This design comes from an exercise in tuning for small area on the open sky130 flow, not from production work. The RTL of this run was laid out without a check of its function. Power and IR drop assume default switching activity.

Placement density heat map:
Scale: 1 px per micron. 32 x 32 tiles, from dark purple (low) to yellow (high), 0 to 100% covered.
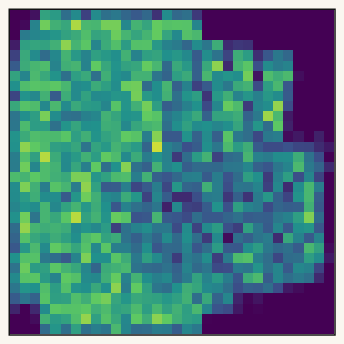
Cells by drive strength:
Scale: 2 px per micron.
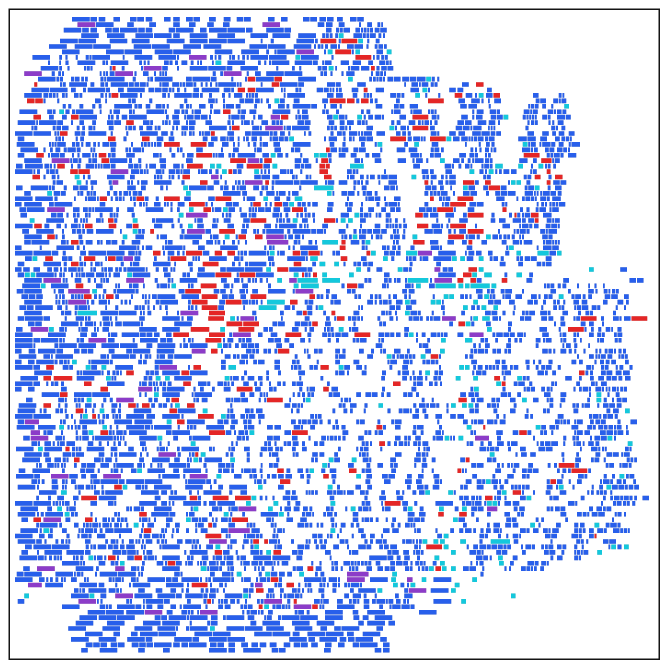
**flow/config.mk**
```make
export PLATFORM = sky130hd
export DESIGN_NAME = IOTDF
export DESIGN_NICKNAME = IOTDF
export VERILOG_FILES = /design/flow/design.v
export SDC_FILE = /design/flow/constraint.sdc
export NUM_CORES = 4
export LEC_CHECK = 0
export CAP_MARGIN = 20
export CORE_MARGIN = 2
export CORE_UTILIZATION = 40
export SLEW_MARGIN = 20
```
**flow/constraint.sdc**
```tcl
create_clock -name core_clock -period 8.0 [get_ports {clk}]
set_input_delay 1.6000 -clock core_clock [delete_from_list [all_inputs] [get_ports {clk}]]
set_output_delay 1.6000 -clock core_clock [all_outputs]
set_load 0.01 [all_outputs]
```
**flow/design.v**
```verilog
`timescale 1ns/10ps
module IOTDF( clk, rst, in_en, iot_in, fn_sel, busy, valid, iot_out);
input          clk;
input          rst;
input          in_en;
input  [7:0]   iot_in;
input  [2:0]   fn_sel;
output         busy;
output         valid;
output [127:0] iot_out;
localparam S_IDLE = 3'd0;
localparam S_F1  = 3'd1;
localparam S_F2  = 3'd2;
localparam S_F3  = 3'd3;
localparam S_F4  = 3'd4;
reg [2:0] state, next_state;
reg busy_r;
reg valid_r;
reg [127:0] iot_out_r;
reg [127:0] iot_data_r, iot_data_w, iot_idata_r, iot_idata_w;
assign busy = busy_r;
assign valid = valid_r;
assign iot_out = iot_out_r;
integer i;
reg [3:0] f1_counter_r, f1_counter_w;
reg f1_state_r, f1_state_w;
wire [63:0] main_key = ((state == S_F1)||(state == S_F2)) ? iot_idata_r[127:64] : 0;
wire [55:0] cipher_key;
wire [55:0] cipher_key_shifted [1:16];
wire [47:0] k [1:16];
reg [47:0] K;
PC1 u_PC1 (.i(main_key), .o(cipher_key));  
CSL1 u_CSL1_1 (.i(cipher_key[55:28]), .o(cipher_key_shifted[1][55:28]));
CSL1 l_CSL1_1 (.i(cipher_key[27:0]), .o(cipher_key_shifted[1][27:0]));
PC2 u_PC2_1 (.i(cipher_key_shifted[1]), .o(k[1]));  
CSL1 u_CSL1_2 (.i(cipher_key_shifted[1][55:28]), .o(cipher_key_shifted[2][55:28]));
CSL1 l_CSL1_2 (.i(cipher_key_shifted[1][27:0]), .o(cipher_key_shifted[2][27:0]));
PC2 u_PC2_2 (.i(cipher_key_shifted[2]), .o(k[2]));  
CSL2 u_CSL2_3 (.i(cipher_key_shifted[2][55:28]), .o(cipher_key_shifted[3][55:28]));
CSL2 l_CSL2_3 (.i(cipher_key_shifted[2][27:0]), .o(cipher_key_shifted[3][27:0]));
PC2 u_PC2_3 (.i(cipher_key_shifted[3]), .o(k[3]));  
CSL2 u_CSL2_4 (.i(cipher_key_shifted[3][55:28]), .o(cipher_key_shifted[4][55:28]));
CSL2 l_CSL2_4 (.i(cipher_key_shifted[3][27:0]), .o(cipher_key_shifted[4][27:0]));
PC2 u_PC2_4 (.i(cipher_key_shifted[4]), .o(k[4]));  
CSL2 u_CSL2_5 (.i(cipher_key_shifted[4][55:28]), .o(cipher_key_shifted[5][55:28]));
CSL2 l_CSL2_5 (.i(cipher_key_shifted[4][27:0]), .o(cipher_key_shifted[5][27:0]));
PC2 u_PC2_5 (.i(cipher_key_shifted[5]), .o(k[5]));  
CSL2 u_CSL2_6 (.i(cipher_key_shifted[5][55:28]), .o(cipher_key_shifted[6][55:28]));
CSL2 l_CSL2_6 (.i(cipher_key_shifted[5][27:0]), .o(cipher_key_shifted[6][27:0]));
PC2 u_PC2_6 (.i(cipher_key_shifted[6]), .o(k[6]));  
CSL2 u_CSL2_7 (.i(cipher_key_shifted[6][55:28]), .o(cipher_key_shifted[7][55:28]));
CSL2 l_CSL2_7 (.i(cipher_key_shifted[6][27:0]), .o(cipher_key_shifted[7][27:0]));
PC2 u_PC2_7 (.i(cipher_key_shifted[7]), .o(k[7]));  
CSL2 u_CSL2_8 (.i(cipher_key_shifted[7][55:28]), .o(cipher_key_shifted[8][55:28]));
CSL2 l_CSL2_8 (.i(cipher_key_shifted[7][27:0]), .o(cipher_key_shifted[8][27:0]));
PC2 u_PC2_8 (.i(cipher_key_shifted[8]), .o(k[8]));  
CSL1 u_CSL1_9 (.i(cipher_key_shifted[8][55:28]), .o(cipher_key_shifted[9][55:28]));
CSL1 l_CSL1_9 (.i(cipher_key_shifted[8][27:0]), .o(cipher_key_shifted[9][27:0]));
PC2 u_PC2_9 (.i(cipher_key_shifted[9]), .o(k[9]));  
CSL2 u_CSL2_10 (.i(cipher_key_shifted[9][55:28]), .o(cipher_key_shifted[10][55:28]));
CSL2 l_CSL2_10 (.i(cipher_key_shifted[9][27:0]), .o(cipher_key_shifted[10][27:0]));
PC2 u_PC2_10 (.i(cipher_key_shifted[10]), .o(k[10]));  
CSL2 u_CSL2_11 (.i(cipher_key_shifted[10][55:28]), .o(cipher_key_shifted[11][55:28]));
CSL2 l_CSL2_11 (.i(cipher_key_shifted[10][27:0]), .o(cipher_key_shifted[11][27:0]));
PC2 u_PC2_11 (.i(cipher_key_shifted[11]), .o(k[11]));  
CSL2 u_CSL2_12 (.i(cipher_key_shifted[11][55:28]), .o(cipher_key_shifted[12][55:28]));
CSL2 l_CSL2_12 (.i(cipher_key_shifted[11][27:0]), .o(cipher_key_shifted[12][27:0]));
PC2 u_PC2_12 (.i(cipher_key_shifted[12]), .o(k[12]));  
CSL2 u_CSL2_13 (.i(cipher_key_shifted[12][55:28]), .o(cipher_key_shifted[13][55:28]));
CSL2 l_CSL2_13 (.i(cipher_key_shifted[12][27:0]), .o(cipher_key_shifted[13][27:0]));
PC2 u_PC2_13 (.i(cipher_key_shifted[13]), .o(k[13]));  
CSL2 u_CSL2_14 (.i(cipher_key_shifted[13][55:28]), .o(cipher_key_shifted[14][55:28]));
CSL2 l_CSL2_14 (.i(cipher_key_shifted[13][27:0]), .o(cipher_key_shifted[14][27:0]));
PC2 u_PC2_14 (.i(cipher_key_shifted[14]), .o(k[14]));  
CSL2 u_CSL2_15 (.i(cipher_key_shifted[14][55:28]), .o(cipher_key_shifted[15][55:28]));
CSL2 l_CSL2_15 (.i(cipher_key_shifted[14][27:0]), .o(cipher_key_shifted[15][27:0]));
PC2 u_PC2_15 (.i(cipher_key_shifted[15]), .o(k[15]));  
CSL1 u_CSL1_16 (.i(cipher_key_shifted[15][55:28]), .o(cipher_key_shifted[16][55:28]));
CSL1 l_CSL1_16 (.i(cipher_key_shifted[15][27:0]), .o(cipher_key_shifted[16][27:0]));
PC2 u_PC2_16 (.i(cipher_key_shifted[16]), .o(k[16]));  
always @(*) begin
    case(state) 
        S_F1: begin
            case(f1_counter_r)
                4'd0: K = k[1];
                4'd1: K = k[2];
                4'd2: K = k[3];
                4'd3: K = k[4];
                4'd4: K = k[5];
                4'd5: K = k[6];
                4'd6: K = k[7];
                4'd7: K = k[8];
                4'd8: K = k[9];
                4'd9: K = k[10];
                4'd10: K = k[11];
                4'd11: K = k[12];
                4'd12: K = k[13];
                4'd13: K = k[14];
                4'd14: K = k[15];
                4'd15: K = k[16];
            endcase
        end 
        S_F2: begin
            case(f1_counter_r)
                4'd0: K = k[16];
                4'd1: K = k[15];
                4'd2: K = k[14];
                4'd3: K = k[13];
                4'd4: K = k[12];
                4'd5: K = k[11];
                4'd6: K = k[10];
                4'd7: K = k[9];
                4'd8: K = k[8];
                4'd9: K = k[7];
                4'd10: K = k[6];
                4'd11: K = k[5];
                4'd12: K = k[4];
                4'd13: K = k[3];
                4'd14: K = k[2];
                4'd15: K = k[1];
            endcase
        end
        default: K = 48'd0;
    endcase
end
wire [63:0] plaintext = ((state == S_F1)||(state == S_F2)) ? iot_idata_r[63:0] : 64'd0;
wire [63:0] plaintext_ip;
IP u_IP(.i(plaintext), .o(plaintext_ip));
wire [31:0] L, R, L_XOR, R_F;
wire [31:0] R_w;
wire [63:0] ciphertext;
assign R_w = iot_idata_r[63:32];
assign L = ((state == S_F1)||(state == S_F2)) ? ((f1_counter_r == 4'd0) ? plaintext_ip[63:32] : iot_idata_r[31:0]) : 32'd0;
assign R = ((state == S_F1)||(state == S_F2)) ? ((f1_counter_r == 4'd0) ? plaintext_ip[31:0] : iot_idata_r[63:32]) : 32'd0;
F u_F (.R(R), .K(K), .o(R_F));
assign L_XOR = L ^ R_F;
FP u_FP (.i({L_XOR, R_w}), .o(ciphertext));
reg [2:0] crc_w, crc_r, crc[0:6];
wire crc_feedback[0:7];
assign crc_feedback[0] = iot_idata_r[127 - f1_counter_r*8] ^ crc_r[2];
assign crc_feedback[1] = iot_idata_r[126 - f1_counter_r*8] ^ crc[0][2];
assign crc_feedback[2] = iot_idata_r[125 - f1_counter_r*8] ^ crc[1][2];
assign crc_feedback[3] = iot_idata_r[124 - f1_counter_r*8] ^ crc[2][2];
assign crc_feedback[4] = iot_idata_r[123 - f1_counter_r*8] ^ crc[3][2];
assign crc_feedback[5] = iot_idata_r[122 - f1_counter_r*8] ^ crc[4][2];
assign crc_feedback[6] = iot_idata_r[121 - f1_counter_r*8] ^ crc[5][2];
assign crc_feedback[7] = iot_idata_r[120 - f1_counter_r*8] ^ crc[6][2];
always @(*) begin
    crc_w = crc_r;
    for(i = 0; i < 7; i = i + 1) begin
        crc[i] = 3'b000;
    end
    if(state == S_F3) begin
        crc[0] = {crc_r[1:0], 1'b0} ^ ((crc_feedback[0]) ? 3'b101 : 3'b000);
        crc[1] = {crc[0][1:0], 1'b0} ^ ((crc_feedback[1]) ? 3'b101 : 3'b000);
        crc[2] = {crc[1][1:0], 1'b0} ^ ((crc_feedback[2]) ? 3'b101 : 3'b000);
        crc[3] = {crc[2][1:0], 1'b0} ^ ((crc_feedback[3]) ? 3'b101 : 3'b000);
        crc[4] = {crc[3][1:0], 1'b0} ^ ((crc_feedback[4]) ? 3'b101 : 3'b000);
        crc[5] = {crc[4][1:0], 1'b0} ^ ((crc_feedback[5]) ? 3'b101 : 3'b000);
        crc[6] = {crc[5][1:0], 1'b0} ^ ((crc_feedback[6]) ? 3'b101 : 3'b000);
        crc_w = {crc[6][1:0], 1'b0} ^ ((crc_feedback[7]) ? 3'b101 : 3'b000);
    end
end
always @(posedge clk or posedge rst) begin
    if(rst) crc_r <= 3'd0;
    else if(f1_counter_r == 4'd15) begin
        crc_r <= 3'd0;
    end else begin
        crc_r <= crc_w;
    end
end
reg [15:0] comparator_in [0:7], comparator_out [0:7];
always @(*) begin
    for(i = 0; i < 8; i = i + 1) begin
        comparator_out[i] = (comparator_in[i][15:8] < comparator_in[i][7:0]) ? {comparator_in[i][7:0], comparator_in[i][15:8]} : comparator_in[i];
    end
end
always @(*) begin
    for(i = 0; i < 8; i = i + 1) begin
        comparator_in[i] = 0;
    end
    if(state == S_F4) begin
        if(f1_counter_r[0]) begin
            for(i = 0; i < 7; i = i + 1) begin
                comparator_in[i] = iot_idata_r[16*i+8 +: 16];
            end
        end else begin
            for(i = 0; i < 8; i = i + 1) begin
                comparator_in[i] = iot_idata_r[16*i +: 16];
            end
        end
    end
end
always @(*) begin
    case(state)
        S_IDLE: begin
            next_state = fn_sel;
        end
        default: next_state = state;
    endcase
end 
always @(posedge clk or posedge rst) begin
    if(rst) state <= S_IDLE;
    else state <= next_state;
end
always @(*) begin
    case(state)
        S_IDLE: busy_r = 1'b0;
        S_F1: busy_r = 1'b0;
        S_F2: busy_r = 1'b0;
        S_F3: busy_r = 1'b0;
        S_F4: busy_r = 1'b0;
        default: busy_r = 1'b1;
    endcase
end
always @(posedge clk or posedge rst) begin
    if(rst) valid_r <= 1'b0;
    else begin
        case(state)
            S_F1: valid_r <= ((f1_counter_r == 4'd15) && (f1_state_r)) ? 1'b1 : 1'b0;
            S_F2: valid_r <= ((f1_counter_r == 4'd15) && (f1_state_r)) ? 1'b1 : 1'b0;
            S_F3: valid_r <= ((f1_counter_r == 4'd15) && (f1_state_r)) ? 1'b1 : 1'b0;
            S_F4: valid_r <= ((f1_counter_r == 4'd15) && (f1_state_r)) ? 1'b1 : 1'b0;
            default: valid_r <= 1'b0;
        endcase
    end
end
always @(posedge clk or posedge rst) begin
    if(rst) iot_out_r <= 128'd0;
    else begin
        case(state)
            S_F1: begin
                iot_out_r <= {iot_idata_r[127:64], ciphertext};
            end
            S_F2: begin
                iot_out_r <= {iot_idata_r[127:64], ciphertext};
            end
            S_F3: begin
                iot_out_r <= {125'd0, crc_w};
            end
            S_F4: begin
                iot_out_r <= iot_idata_w;
            end
            default: iot_out_r <= 0;
        endcase
    end
end
always @(*)begin
    iot_data_w = iot_data_r;
    iot_data_w[f1_counter_r*8 +: 8] = iot_in;
end
always @(posedge clk or posedge rst) begin
    if(rst) iot_data_r <= 128'd0;
    else begin
        iot_data_r <= iot_data_w;
    end
end
always @(*) begin
    iot_idata_w = iot_idata_r;
    if(state == S_F4) begin
        if(f1_counter_r[0]) begin
            for(i = 0; i < 7; i = i + 1) begin
                iot_idata_w[i*16+8 +: 16] = comparator_out[i];
            end
        end else begin
            for(i = 0; i < 8; i = i + 1) begin
                iot_idata_w[i*16 +: 16] = comparator_out[i];
            end
        end
    end else if((state == S_F1) || (state == S_F2)) begin
        if(f1_counter_r == 4'd15) begin
                iot_idata_w[63:32] = R_w;
                iot_idata_w[31:0] = L_XOR;
            end else begin
                iot_idata_w[63:32] = L_XOR;
                iot_idata_w[31:0] = R;
            end
    end
end
always @(posedge clk or posedge rst) begin
    if(rst) iot_idata_r <= 128'd0;
    else begin
        case(state)
            S_F1: begin
                iot_idata_r <= (f1_counter_r == 4'd15) ? iot_data_w : iot_idata_w; 
            end
            S_F2: begin
                iot_idata_r <= (f1_counter_r == 4'd15) ? iot_data_w : iot_idata_w; 
            end
            S_F3: begin
                iot_idata_r <= (f1_counter_r == 4'd15) ? iot_data_w : iot_idata_w; 
            end
            S_F4: begin
                iot_idata_r <= (f1_counter_r == 4'd15) ? iot_data_w : iot_idata_w; 
            end
            default: iot_idata_r <= iot_idata_w;
        endcase
    end
end
always @(*) begin
    f1_counter_w = (f1_counter_r == 4'd15) ? 4'd0 : f1_counter_r + 4'd1;
    f1_state_w = (f1_counter_r == 4'd15) ? 1'b1 : f1_state_r;
end
always @(posedge clk or posedge rst) begin
    if(rst) begin
        f1_counter_r <= 4'd0;
        f1_state_r <= 1'b0;
    end else if(state != S_IDLE) begin
        f1_counter_r <= f1_counter_w;
        f1_state_r <= f1_state_w;
    end
end
endmodule
module F(
    input  [31:0] R,
    input  [47:0] K,
    output [31:0] o
);
wire [47:0] R_exp;
Expansion u_Expansion(.i(R), .o(R_exp));
wire [47:0] R_xor_K = R_exp ^ K;
wire [31:0] S_o;
S1 u_S1 (.i(R_xor_K[47:42]), .o(S_o[31:28]));
S2 u_S2 (.i(R_xor_K[41:36]), .o(S_o[27:24]));
S3 u_S3 (.i(R_xor_K[35:30]), .o(S_o[23:20]));
S4 u_S4 (.i(R_xor_K[29:24]), .o(S_o[19:16]));
S5 u_S5 (.i(R_xor_K[23:18]), .o(S_o[15:12]));
S6 u_S6 (.i(R_xor_K[17:12]), .o(S_o[11:8]));
S7 u_S7 (.i(R_xor_K[11:6]), .o(S_o[7:4]));
S8 u_S8 (.i(R_xor_K[5:0]), .o(S_o[3:0]));
P u_P (.i(S_o), .o(o));
endmodule
module PC1(
    input  [63:0] i,
    output [55:0] o
);
assign o = {
    i[7], i[15], i[23], i[31], i[39], i[47], i[55], i[63],
    i[6], i[14], i[22], i[30], i[38], i[46], i[54], i[62], 
    i[5], i[13], i[21], i[29], i[37], i[45], i[53], i[61],
    i[4], i[12], i[20], i[28],
    i[1], i[9], i[17], i[25], i[33], i[41], i[49], i[57],
    i[2], i[10], i[18], i[26], i[34], i[42], i[50], i[58],
    i[3], i[11], i[19], i[27], i[35], i[43], i[51], i[59],
    i[36], i[44], i[52], i[60]
};
endmodule
module PC2(
    input  [55:0] i,
    output [47:0] o
);
assign o = {
    i[42], i[39], i[45], i[32], i[55], i[51], i[53], i[28],
    i[41], i[50], i[35], i[46], i[33], i[37], i[44], i[52],
    i[30], i[48], i[40], i[49], i[29], i[36], i[43], i[54],
    i[15], i[4], i[25], i[19], i[9], i[1], i[26], i[16],
    i[5], i[11], i[23], i[8], i[12], i[7], i[17], i[0],
    i[22], i[3], i[10], i[14], i[6], i[20], i[27], i[24]
};
endmodule
module IP(
    input  [63:0] i,
    output [63:0] o
);
assign o = {
    i[6], i[14], i[22], i[30], i[38], i[46], i[54], i[62],
    i[4], i[12], i[20], i[28], i[36], i[44], i[52], i[60],
    i[2], i[10], i[18], i[26], i[34], i[42], i[50], i[58],
    i[0], i[8], i[16], i[24], i[32], i[40], i[48], i[56],
    i[7], i[15], i[23], i[31], i[39], i[47], i[55], i[63],
    i[5], i[13], i[21], i[29], i[37], i[45], i[53], i[61],
    i[3], i[11], i[19], i[27], i[35], i[43], i[51], i[59],
    i[1], i[9], i[17], i[25], i[33], i[41], i[49], i[57]
};
endmodule
module FP(
    input  [63:0] i,
    output [63:0] o
);
assign o = {
    i[24], i[56], i[16], i[48], i[8], i[40], i[0], i[32],
    i[25], i[57], i[17], i[49], i[9], i[41], i[1], i[33],
    i[26], i[58], i[18], i[50], i[10], i[42], i[2], i[34],
    i[27], i[59], i[19], i[51], i[11], i[43], i[3], i[35],
    i[28], i[60], i[20], i[52], i[12], i[44], i[4], i[36],
    i[29], i[61], i[21], i[53], i[13], i[45], i[5], i[37],
    i[30], i[62], i[22], i[54], i[14], i[46], i[6], i[38],
    i[31], i[63], i[23], i[55], i[15], i[47], i[7], i[39]
};
endmodule
module P(
    input  [31:0] i,
    output [31:0] o
);
assign o = {
    i[16], i[25], i[12], i[11], i[3], i[20], i[4], i[15],
    i[31], i[17], i[9], i[6], i[27], i[14], i[1], i[22],
    i[30], i[24], i[8], i[18], i[0], i[5], i[29], i[23],
    i[13], i[19], i[2], i[26], i[10], i[21], i[28], i[7]
};
endmodule
module Expansion(
    input  [31:0] i,
    output [47:0] o
);
assign o = {
    i[0], i[31], i[30], i[29], i[28], i[27],
    i[28], i[27], i[26], i[25], i[24], i[23],
    i[24], i[23], i[22], i[21], i[20], i[19],
    i[20], i[19], i[18], i[17], i[16], i[15],
    i[16], i[15], i[14], i[13], i[12], i[11],
    i[12], i[11], i[10], i[9], i[8], i[7],
    i[8], i[7], i[6], i[5], i[4], i[3],
    i[4], i[3], i[2], i[1], i[0], i[31]
};
endmodule
module CSL1(
    input [27:0] i,
    output [27:0] o
);
assign o = {i[26:0], i[27]};
endmodule
module CSL2(
    input [27:0] i,
    output [27:0] o
);
assign o = {i[25:0], i[27:26]};
endmodule
module S1(
    input [5:0] i,
    output [3:0] o
);
reg [3:0] o_r;
assign o = o_r;
always @(*) begin
    case(i)
        6'b000000: o_r = 4'd14;
        6'b000010: o_r = 4'd4;
        6'b000100: o_r = 4'd13;
        6'b000110: o_r = 4'd1;
        6'b001000: o_r = 4'd2;
        6'b001010: o_r = 4'd15;
        6'b001100: o_r = 4'd11;
        6'b001110: o_r = 4'd8;
        6'b010000: o_r = 4'd3;
        6'b010010: o_r = 4'd10;
        6'b010100: o_r = 4'd6;
        6'b010110: o_r = 4'd12;
        6'b011000: o_r = 4'd5;
        6'b011010: o_r = 4'd9;
        6'b011100: o_r = 4'd0;
        6'b011110: o_r = 4'd7;
        6'b000001: o_r = 4'd0;
        6'b000011: o_r = 4'd15;
        6'b000101: o_r = 4'd7;
        6'b000111: o_r = 4'd4;
        6'b001001: o_r = 4'd14;
        6'b001011: o_r = 4'd2;
        6'b001101: o_r = 4'd13;
        6'b001111: o_r = 4'd1;
        6'b010001: o_r = 4'd10;
        6'b010011: o_r = 4'd6;
        6'b010101: o_r = 4'd12;
        6'b010111: o_r = 4'd11;
        6'b011001: o_r = 4'd9;
        6'b011011: o_r = 4'd5;
        6'b011101: o_r = 4'd3;
        6'b011111: o_r = 4'd8;
        6'b100000: o_r = 4'd4;
        6'b100010: o_r = 4'd1;
        6'b100100: o_r = 4'd14;
        6'b100110: o_r = 4'd8;
        6'b101000: o_r = 4'd13;
        6'b101010: o_r = 4'd6;
        6'b101100: o_r = 4'd2;
        6'b101110: o_r = 4'd11;
        6'b110000: o_r = 4'd15;
        6'b110010: o_r = 4'd12;
        6'b110100: o_r = 4'd9;
        6'b110110: o_r = 4'd7;
        6'b111000: o_r = 4'd3;
        6'b111010: o_r = 4'd10;
        6'b111100: o_r = 4'd5;
        6'b111110: o_r = 4'd0;
        6'b100001: o_r = 4'd15;
        6'b100011: o_r = 4'd12;
        6'b100101: o_r = 4'd8;
        6'b100111: o_r = 4'd2;
        6'b101001: o_r = 4'd4;
        6'b101011: o_r = 4'd9;
        6'b101101: o_r = 4'd1;
        6'b101111: o_r = 4'd7;
        6'b110001: o_r = 4'd5;
        6'b110011: o_r = 4'd11;
        6'b110101: o_r = 4'd3;
        6'b110111: o_r = 4'd14;
        6'b111001: o_r = 4'd10;
        6'b111011: o_r = 4'd0;
        6'b111101: o_r = 4'd6;
        6'b111111: o_r = 4'd13;
    endcase
end
endmodule
module S2(
    input [5:0] i,
    output [3:0] o
);
reg [3:0] o_r;
assign o = o_r;
always @(*) begin
    case(i)
        6'b000000: o_r = 4'd15;
        6'b000010: o_r = 4'd1;
        6'b000100: o_r = 4'd8;
        6'b000110: o_r = 4'd14;
        6'b001000: o_r = 4'd6;
        6'b001010: o_r = 4'd11;
        6'b001100: o_r = 4'd3;
        6'b001110: o_r = 4'd4;
        6'b010000: o_r = 4'd9;
        6'b010010: o_r = 4'd7;
        6'b010100: o_r = 4'd2;
        6'b010110: o_r = 4'd13;
        6'b011000: o_r = 4'd12;
        6'b011010: o_r = 4'd0;
        6'b011100: o_r = 4'd5;
        6'b011110: o_r = 4'd10;
        6'b000001: o_r = 4'd3;
        6'b000011: o_r = 4'd13;
        6'b000101: o_r = 4'd4;
        6'b000111: o_r = 4'd7;
        6'b001001: o_r = 4'd15;
        6'b001011: o_r = 4'd2;
        6'b001101: o_r = 4'd8;
        6'b001111: o_r = 4'd14;
        6'b010001: o_r = 4'd12;
        6'b010011: o_r = 4'd0;
        6'b010101: o_r = 4'd1;
        6'b010111: o_r = 4'd10;
        6'b011001: o_r = 4'd6;
        6'b011011: o_r = 4'd9;
        6'b011101: o_r = 4'd11;
        6'b011111: o_r = 4'd5;
        6'b100000: o_r = 4'd0;
        6'b100010: o_r = 4'd14;
        6'b100100: o_r = 4'd7;
        6'b100110: o_r = 4'd11;
        6'b101000: o_r = 4'd10;
        6'b101010: o_r = 4'd4;
        6'b101100: o_r = 4'd13;
        6'b101110: o_r = 4'd1;
        6'b110000: o_r = 4'd5;
        6'b110010: o_r = 4'd8;
        6'b110100: o_r = 4'd12;
        6'b110110: o_r = 4'd6;
        6'b111000: o_r = 4'd9;
        6'b111010: o_r = 4'd3;
        6'b111100: o_r = 4'd2;
        6'b111110: o_r = 4'd15;
        6'b100001: o_r = 4'd13;
        6'b100011: o_r = 4'd8;
        6'b100101: o_r = 4'd10;
        6'b100111: o_r = 4'd1;
        6'b101001: o_r = 4'd3;
        6'b101011: o_r = 4'd15;
        6'b101101: o_r = 4'd4;
        6'b101111: o_r = 4'd2;
        6'b110001: o_r = 4'd11;
        6'b110011: o_r = 4'd6;
        6'b110101: o_r = 4'd7;
        6'b110111: o_r = 4'd12;
        6'b111001: o_r = 4'd0;
        6'b111011: o_r = 4'd5;
        6'b111101: o_r = 4'd14;
        6'b111111: o_r = 4'd9;
    endcase
end
endmodule
module S3(
    input [5:0] i,
    output [3:0] o
);
reg [3:0] o_r;
assign o = o_r;
always @(*) begin
    case(i)
        6'b000000: o_r = 4'd10;
        6'b000010: o_r = 4'd0;
        6'b000100: o_r = 4'd9;
        6'b000110: o_r = 4'd14;
        6'b001000: o_r = 4'd6;
        6'b001010: o_r = 4'd3;
        6'b001100: o_r = 4'd15;
        6'b001110: o_r = 4'd5;
        6'b010000: o_r = 4'd1;
        6'b010010: o_r = 4'd13;
        6'b010100: o_r = 4'd12;
        6'b010110: o_r = 4'd7;
        6'b011000: o_r = 4'd11;
        6'b011010: o_r = 4'd4;
        6'b011100: o_r = 4'd2;
        6'b011110: o_r = 4'd8;
        6'b000001: o_r = 4'd13;
        6'b000011: o_r = 4'd7;
        6'b000101: o_r = 4'd0;
        6'b000111: o_r = 4'd9;
        6'b001001: o_r = 4'd3;
        6'b001011: o_r = 4'd4;
        6'b001101: o_r = 4'd6;
        6'b001111: o_r = 4'd10;
        6'b010001: o_r = 4'd2;
        6'b010011: o_r = 4'd8;
        6'b010101: o_r = 4'd5;
        6'b010111: o_r = 4'd14;
        6'b011001: o_r = 4'd12;
        6'b011011: o_r = 4'd11;
        6'b011101: o_r = 4'd15;
        6'b011111: o_r = 4'd1;
        6'b100000: o_r = 4'd13;
        6'b100010: o_r = 4'd6;
        6'b100100: o_r = 4'd4;
        6'b100110: o_r = 4'd9;
        6'b101000: o_r = 4'd8;
        6'b101010: o_r = 4'd15;
        6'b101100: o_r = 4'd3;
        6'b101110: o_r = 4'd0;
        6'b110000: o_r = 4'd11;
        6'b110010: o_r = 4'd1;
        6'b110100: o_r = 4'd2;
        6'b110110: o_r = 4'd12;
        6'b111000: o_r = 4'd5;
        6'b111010: o_r = 4'd10;
        6'b111100: o_r = 4'd14;
        6'b111110: o_r = 4'd7;
        6'b100001: o_r = 4'd1;
        6'b100011: o_r = 4'd10;
        6'b100101: o_r = 4'd13;
        6'b100111: o_r = 4'd0;
        6'b101001: o_r = 4'd6;
        6'b101011: o_r = 4'd9;
        6'b101101: o_r = 4'd8;
        6'b101111: o_r = 4'd7;
        6'b110001: o_r = 4'd4;
        6'b110011: o_r = 4'd15;
        6'b110101: o_r = 4'd14;
        6'b110111: o_r = 4'd3;
        6'b111001: o_r = 4'd11;
        6'b111011: o_r = 4'd5;
        6'b111101: o_r = 4'd2;
        6'b111111: o_r = 4'd12;
    endcase
end
endmodule
module S4(
    input [5:0] i,
    output [3:0] o
);
reg [3:0] o_r;
assign o = o_r;
always @(*) begin
    case(i)
        6'b000000: o_r = 4'd7;
        6'b000010: o_r = 4'd13;
        6'b000100: o_r = 4'd14;
        6'b000110: o_r = 4'd3;
        6'b001000: o_r = 4'd0;
        6'b001010: o_r = 4'd6;
        6'b001100: o_r = 4'd9;
        6'b001110: o_r = 4'd10;
        6'b010000: o_r = 4'd1;
        6'b010010: o_r = 4'd2;
        6'b010100: o_r = 4'd8;
        6'b010110: o_r = 4'd5;
        6'b011000: o_r = 4'd11;
        6'b011010: o_r = 4'd12;
        6'b011100: o_r = 4'd4;
        6'b011110: o_r = 4'd15;
        6'b000001: o_r = 4'd13;
        6'b000011: o_r = 4'd8;
        6'b000101: o_r = 4'd11;
        6'b000111: o_r = 4'd5;
        6'b001001: o_r = 4'd6;
        6'b001011: o_r = 4'd15;
        6'b001101: o_r = 4'd0;
        6'b001111: o_r = 4'd3;
        6'b010001: o_r = 4'd4;
        6'b010011: o_r = 4'd7;
        6'b010101: o_r = 4'd2;
        6'b010111: o_r = 4'd12;
        6'b011001: o_r = 4'd1;
        6'b011011: o_r = 4'd10;
        6'b011101: o_r = 4'd14;
        6'b011111: o_r = 4'd9;
        6'b100000: o_r = 4'd10;
        6'b100010: o_r = 4'd6;
        6'b100100: o_r = 4'd9;
        6'b100110: o_r = 4'd0;
        6'b101000: o_r = 4'd12;
        6'b101010: o_r = 4'd11;
        6'b101100: o_r = 4'd7;
        6'b101110: o_r = 4'd13;
        6'b110000: o_r = 4'd15;
        6'b110010: o_r = 4'd1;
        6'b110100: o_r = 4'd3;
        6'b110110: o_r = 4'd14;
        6'b111000: o_r = 4'd5;
        6'b111010: o_r = 4'd2;
        6'b111100: o_r = 4'd8;
        6'b111110: o_r = 4'd4;
        6'b100001: o_r = 4'd3;
        6'b100011: o_r = 4'd15;
        6'b100101: o_r = 4'd0;
        6'b100111: o_r = 4'd6;
        6'b101001: o_r = 4'd10;
        6'b101011: o_r = 4'd1;
        6'b101101: o_r = 4'd13;
        6'b101111: o_r = 4'd8;
        6'b110001: o_r = 4'd9;
        6'b110011: o_r = 4'd4;
        6'b110101: o_r = 4'd5;
        6'b110111: o_r = 4'd11;
        6'b111001: o_r = 4'd12;
        6'b111011: o_r = 4'd7;
        6'b111101: o_r = 4'd2;
        6'b111111: o_r = 4'd14;
    endcase
end
endmodule
module S5(
    input [5:0] i,
    output [3:0] o
);
reg [3:0] o_r;
assign o = o_r;
always @(*) begin
    case(i)
        6'b000000: o_r = 4'd2;
        6'b000010: o_r = 4'd12;
        6'b000100: o_r = 4'd4;
        6'b000110: o_r = 4'd1;
        6'b001000: o_r = 4'd7;
        6'b001010: o_r = 4'd10;
        6'b001100: o_r = 4'd11;
        6'b001110: o_r = 4'd6;
        6'b010000: o_r = 4'd8;
        6'b010010: o_r = 4'd5;
        6'b010100: o_r = 4'd3;
        6'b010110: o_r = 4'd15;
        6'b011000: o_r = 4'd13;
        6'b011010: o_r = 4'd0;
        6'b011100: o_r = 4'd14;
        6'b011110: o_r = 4'd9;
        6'b000001: o_r = 4'd14;
        6'b000011: o_r = 4'd11;
        6'b000101: o_r = 4'd2;
        6'b000111: o_r = 4'd12;
        6'b001001: o_r = 4'd4;
        6'b001011: o_r = 4'd7;
        6'b001101: o_r = 4'd13;
        6'b001111: o_r = 4'd1;
        6'b010001: o_r = 4'd5;
        6'b010011: o_r = 4'd0;
        6'b010101: o_r = 4'd15;
        6'b010111: o_r = 4'd10;
        6'b011001: o_r = 4'd3;
        6'b011011: o_r = 4'd9;
        6'b011101: o_r = 4'd8;
        6'b011111: o_r = 4'd6;
        6'b100000: o_r = 4'd4;
        6'b100010: o_r = 4'd2;
        6'b100100: o_r = 4'd1;
        6'b100110: o_r = 4'd11;
        6'b101000: o_r = 4'd10;
        6'b101010: o_r = 4'd13;
        6'b101100: o_r = 4'd7;
        6'b101110: o_r = 4'd8;
        6'b110000: o_r = 4'd15;
        6'b110010: o_r = 4'd9;
        6'b110100: o_r = 4'd12;
        6'b110110: o_r = 4'd5;
        6'b111000: o_r = 4'd6;
        6'b111010: o_r = 4'd3;
        6'b111100: o_r = 4'd0;
        6'b111110: o_r = 4'd14;
        6'b100001: o_r = 4'd11;
        6'b100011: o_r = 4'd8;
        6'b100101: o_r = 4'd12;
        6'b100111: o_r = 4'd7;
        6'b101001: o_r = 4'd1;
        6'b101011: o_r = 4'd14;
        6'b101101: o_r = 4'd2;
        6'b101111: o_r = 4'd13;
        6'b110001: o_r = 4'd6;
        6'b110011: o_r = 4'd15;
        6'b110101: o_r = 4'd0;
        6'b110111: o_r = 4'd9;
        6'b111001: o_r = 4'd10;
        6'b111011: o_r = 4'd4;
        6'b111101: o_r = 4'd5;
        6'b111111: o_r = 4'd3;
    endcase
end
endmodule
module S6(
    input [5:0] i,
    output [3:0] o
);
reg [3:0] o_r;
assign o = o_r;
always @(*) begin
    case(i)
        6'b000000: o_r = 4'd12;
        6'b000010: o_r = 4'd1;
        6'b000100: o_r = 4'd10;
        6'b000110: o_r = 4'd15;
        6'b001000: o_r = 4'd9;
        6'b001010: o_r = 4'd2;
        6'b001100: o_r = 4'd6;
        6'b001110: o_r = 4'd8;
        6'b010000: o_r = 4'd0;
        6'b010010: o_r = 4'd13;
        6'b010100: o_r = 4'd3;
        6'b010110: o_r = 4'd4;
        6'b011000: o_r = 4'd14;
        6'b011010: o_r = 4'd7;
        6'b011100: o_r = 4'd5;
        6'b011110: o_r = 4'd11;
        6'b000001: o_r = 4'd10;
        6'b000011: o_r = 4'd15;
        6'b000101: o_r = 4'd4;
        6'b000111: o_r = 4'd2;
        6'b001001: o_r = 4'd7;
        6'b001011: o_r = 4'd12;
        6'b001101: o_r = 4'd9;
        6'b001111: o_r = 4'd5;
        6'b010001: o_r = 4'd6;
        6'b010011: o_r = 4'd1;
        6'b010101: o_r = 4'd13;
        6'b010111: o_r = 4'd14;
        6'b011001: o_r = 4'd0;
        6'b011011: o_r = 4'd11;
        6'b011101: o_r = 4'd3;
        6'b011111: o_r = 4'd8;
        6'b100000: o_r = 4'd9;
        6'b100010: o_r = 4'd14;
        6'b100100: o_r = 4'd15;
        6'b100110: o_r = 4'd5;
        6'b101000: o_r = 4'd2;
        6'b101010: o_r = 4'd8;
        6'b101100: o_r = 4'd12;
        6'b101110: o_r = 4'd3;
        6'b110000: o_r = 4'd7;
        6'b110010: o_r = 4'd0;
        6'b110100: o_r = 4'd4;
        6'b110110: o_r = 4'd10;
        6'b111000: o_r = 4'd1;
        6'b111010: o_r = 4'd13;
        6'b111100: o_r = 4'd11;
        6'b111110: o_r = 4'd6;
        6'b100001: o_r = 4'd4;
        6'b100011: o_r = 4'd3;
        6'b100101: o_r = 4'd2;
        6'b100111: o_r = 4'd12;
        6'b101001: o_r = 4'd9;
        6'b101011: o_r = 4'd5;
        6'b101101: o_r = 4'd15;
        6'b101111: o_r = 4'd10;
        6'b110001: o_r = 4'd11;
        6'b110011: o_r = 4'd14;
        6'b110101: o_r = 4'd1;
        6'b110111: o_r = 4'd7;
        6'b111001: o_r = 4'd6;
        6'b111011: o_r = 4'd0;
        6'b111101: o_r = 4'd8;
        6'b111111: o_r = 4'd13;
    endcase
end
endmodule
module S7(
    input [5:0] i,
    output [3:0] o
);
reg [3:0] o_r;
assign o = o_r;
always @(*) begin
    case(i)
        6'b000000: o_r = 4'd4;
        6'b000010: o_r = 4'd11;
        6'b000100: o_r = 4'd2;
        6'b000110: o_r = 4'd14;
        6'b001000: o_r = 4'd15;
        6'b001010: o_r = 4'd0;
        6'b001100: o_r = 4'd8;
        6'b001110: o_r = 4'd13;
        6'b010000: o_r = 4'd3;
        6'b010010: o_r = 4'd12;
        6'b010100: o_r = 4'd9;
        6'b010110: o_r = 4'd7;
        6'b011000: o_r = 4'd5;
        6'b011010: o_r = 4'd10;
        6'b011100: o_r = 4'd6;
        6'b011110: o_r = 4'd1;
        6'b000001: o_r = 4'd13;
        6'b000011: o_r = 4'd0;
        6'b000101: o_r = 4'd11;
        6'b000111: o_r = 4'd7;
        6'b001001: o_r = 4'd4;
        6'b001011: o_r = 4'd9;
        6'b001101: o_r = 4'd1;
        6'b001111: o_r = 4'd10;
        6'b010001: o_r = 4'd14;
        6'b010011: o_r = 4'd3;
        6'b010101: o_r = 4'd5;
        6'b010111: o_r = 4'd12;
        6'b011001: o_r = 4'd2;
        6'b011011: o_r = 4'd15;
        6'b011101: o_r = 4'd8;
        6'b011111: o_r = 4'd6;
        6'b100000: o_r = 4'd1;
        6'b100010: o_r = 4'd4;
        6'b100100: o_r = 4'd11;
        6'b100110: o_r = 4'd13;
        6'b101000: o_r = 4'd12;
        6'b101010: o_r = 4'd3;
        6'b101100: o_r = 4'd7;
        6'b101110: o_r = 4'd14;
        6'b110000: o_r = 4'd10;
        6'b110010: o_r = 4'd15;
        6'b110100: o_r = 4'd6;
        6'b110110: o_r = 4'd8;
        6'b111000: o_r = 4'd0;
        6'b111010: o_r = 4'd5;
        6'b111100: o_r = 4'd9;
        6'b111110: o_r = 4'd2;
        6'b100001: o_r = 4'd6;
        6'b100011: o_r = 4'd11;
        6'b100101: o_r = 4'd13;
        6'b100111: o_r = 4'd8;
        6'b101001: o_r = 4'd1;
        6'b101011: o_r = 4'd4;
        6'b101101: o_r = 4'd10;
        6'b101111: o_r = 4'd7;
        6'b110001: o_r = 4'd9;
        6'b110011: o_r = 4'd5;
        6'b110101: o_r = 4'd0;
        6'b110111: o_r = 4'd15;
        6'b111001: o_r = 4'd14;
        6'b111011: o_r = 4'd2;
        6'b111101: o_r = 4'd3;
        6'b111111: o_r = 4'd12;
    endcase
end
endmodule
module S8(
    input [5:0] i,
    output [3:0] o
);
reg [3:0] o_r;
assign o = o_r;
always @(*) begin
    case(i)
        6'b000000: o_r = 4'd13;
        6'b000010: o_r = 4'd2;
        6'b000100: o_r = 4'd8;
        6'b000110: o_r = 4'd4;
        6'b001000: o_r = 4'd6;
        6'b001010: o_r = 4'd15;
        6'b001100: o_r = 4'd11;
        6'b001110: o_r = 4'd1;
        6'b010000: o_r = 4'd10;
        6'b010010: o_r = 4'd9;
        6'b010100: o_r = 4'd3;
        6'b010110: o_r = 4'd14;
        6'b011000: o_r = 4'd5;
        6'b011010: o_r = 4'd0;
        6'b011100: o_r = 4'd12;
        6'b011110: o_r = 4'd7;
        6'b000001: o_r = 4'd1;
        6'b000011: o_r = 4'd15;
        6'b000101: o_r = 4'd13;
        6'b000111: o_r = 4'd8;
        6'b001001: o_r = 4'd10;
        6'b001011: o_r = 4'd3;
        6'b001101: o_r = 4'd7;
        6'b001111: o_r = 4'd4;
        6'b010001: o_r = 4'd12;
        6'b010011: o_r = 4'd5;
        6'b010101: o_r = 4'd6;
        6'b010111: o_r = 4'd11;
        6'b011001: o_r = 4'd0;
        6'b011011: o_r = 4'd14;
        6'b011101: o_r = 4'd9;
        6'b011111: o_r = 4'd2;
        6'b100000: o_r = 4'd7;
        6'b100010: o_r = 4'd11;
        6'b100100: o_r = 4'd4;
        6'b100110: o_r = 4'd1;
        6'b101000: o_r = 4'd9;
        6'b101010: o_r = 4'd12;
        6'b101100: o_r = 4'd14;
        6'b101110: o_r = 4'd2;
        6'b110000: o_r = 4'd0;
        6'b110010: o_r = 4'd6;
        6'b110100: o_r = 4'd10;
        6'b110110: o_r = 4'd13;
        6'b111000: o_r = 4'd15;
        6'b111010: o_r = 4'd3;
        6'b111100: o_r = 4'd5;
        6'b111110: o_r = 4'd8;
        6'b100001: o_r = 4'd2;
        6'b100011: o_r = 4'd1;
        6'b100101: o_r = 4'd14;
        6'b100111: o_r = 4'd7;
        6'b101001: o_r = 4'd4;
        6'b101011: o_r = 4'd10;
        6'b101101: o_r = 4'd8;
        6'b101111: o_r = 4'd13;
        6'b110001: o_r = 4'd15;
        6'b110011: o_r = 4'd12;
        6'b110101: o_r = 4'd9;
        6'b110111: o_r = 4'd0;
        6'b111001: o_r = 4'd3;
        6'b111011: o_r = 4'd5;
        6'b111101: o_r = 4'd6;
        6'b111111: o_r = 4'd11;
    endcase
end
endmodule
```
**flow/run.sh**
```bash
#!/bin/bash
# synth_recipe.tcl (not shown) runs the flow's synth.tcl, then flattens the netlist and writes it again
# the make line also repeats each setting of config.mk as NAME=value (left out here)
make -C /OpenROAD-flow-scripts/flow DESIGN_CONFIG=/design/flow/config.mk WORK_HOME=/design/flow/orfs CLKGATE_MAP_FILE= SYNTH_SCRIPT=/design/flow/synth_recipe.tcl finish
```
==> results by group <==
Route
  • Vias: 46400
  • Drt initial violations: 8697
  • Met3 routed WL: 31.56 mm

Synth
  • Top-area cell type share of the netlist area: 0.2416
  • Post-synth top flop: dfrtp_1
  • Largest family of logic cells by synthesized area: compound AO/OA/AOI/OAI gates
  • Post-Synth Adder-Cell Area: 0.03721
  • Post-synth cell types: 109
  • Mapped Nets: 5400
  • Cell count after synthesis: 5264
  • Post-synth top cells: nand2_1 (691), a21oi_1 (456), nor2_1 (417)

Clocking
  • Post-CTS Setup Inserts: 0
  • CTS tree: built
  • CTS root buffer: clkbuf_16
  • H-Tree Level Count: 2
  • # resized after CTS: 0

Layout
  • Layout cells sized above 1: 0.1185
  • CLK BUF: 57
  • Non-clk invs: 99
  • Fraction of area in multi-input gates: 0.6228
  • Seq_cells: 396
  • Largest cell class: multi-input gates
  • Fraction of area in registers: 0.2200
  • # diodes: 14
  • Post-route insts no fill: 6513

Min path
  • HP Class: reg -> reg

Worst setup path
  • Most frequent CP cell: mux2i_1
  • Crit Path Category: reg -> reg
  • CP startpoint: f1_counter_r[0]
  • Worst Path Arrival: 7.54 ns

Outcome
  • Status: finished clean

Power and ir drop
  • Logic gate share of total power: 0.718
  • P_comb: 15.8 mW
  • Clock Power Share: 0.096
  • Power Dens Cells: 487.3 nW/um^2
  • VDD IR max: 0.2759 mV

Timing
  • Max Slew Vio Count: 0
  • Period utilisation layout: 0.8893
  • Worst Tran Pin Value: 1.171 ns

Floorplan
  • Die area: 105100 sq um
  • FP Rows: 117

Global route
  • Pin count of the biggest net entering global routing: 144
  • Initial antenna violation count: 20
  • GR Layer Usage met3: 0.1546

Placed design
  • Cell Area, Placed: 43560 sq um
  • RePlAce Congestion: 1.101
About 'placement density heat map':
tiles over 75% full: 4.8%
nearly empty tiles: 14%
fullest tile: 92%
densest ninth of the die: left middle
emptiest ninth of the die: top right
mean over tiles: 41%
final core utilization: 0.4433
Core Area: 101700 sq um
starting density of the core: 0.4032

About 'cells by drive strength':
[_3 and _4 cells] cyan | cells: 284
[_2 cells] red | cells: 255
[_0 and _1 cells] blue | cells: 4523
[_6 and larger] purple | cells: 69
Non-clk bufs: 404
Area Overhead vs Synth: 9.956%
post-layout worst setup margin: 0.8860 ns

[separate check: timing with driven ports]
How much do the figures lean on ideal ports? The routed layout below was timed once more, with nothing changed but the port constraints.
Step 1 assumes that a clkbuf_16 drives the clock port and a buf_2 every other input.
Step 2 times the ports against the registers' clock, not the clock port: input delays grow and output delays shrink by t, the midpoint of the rising clock arrivals with the driver on.
a / b / c = no drivers / after step 1 / after step 2; a / b = the first two.
t (ns): 0.677
setup WS [ns]: 0.886 / 0.886 / 0.886
worst setup path at the end: register to register
worst slew at a driven data input, ns: 0.08
After both steps setup and hold are still met in this run. The setup slack of this run moves by 0.000 ns with the drivers and by 0.000 ns with both steps.
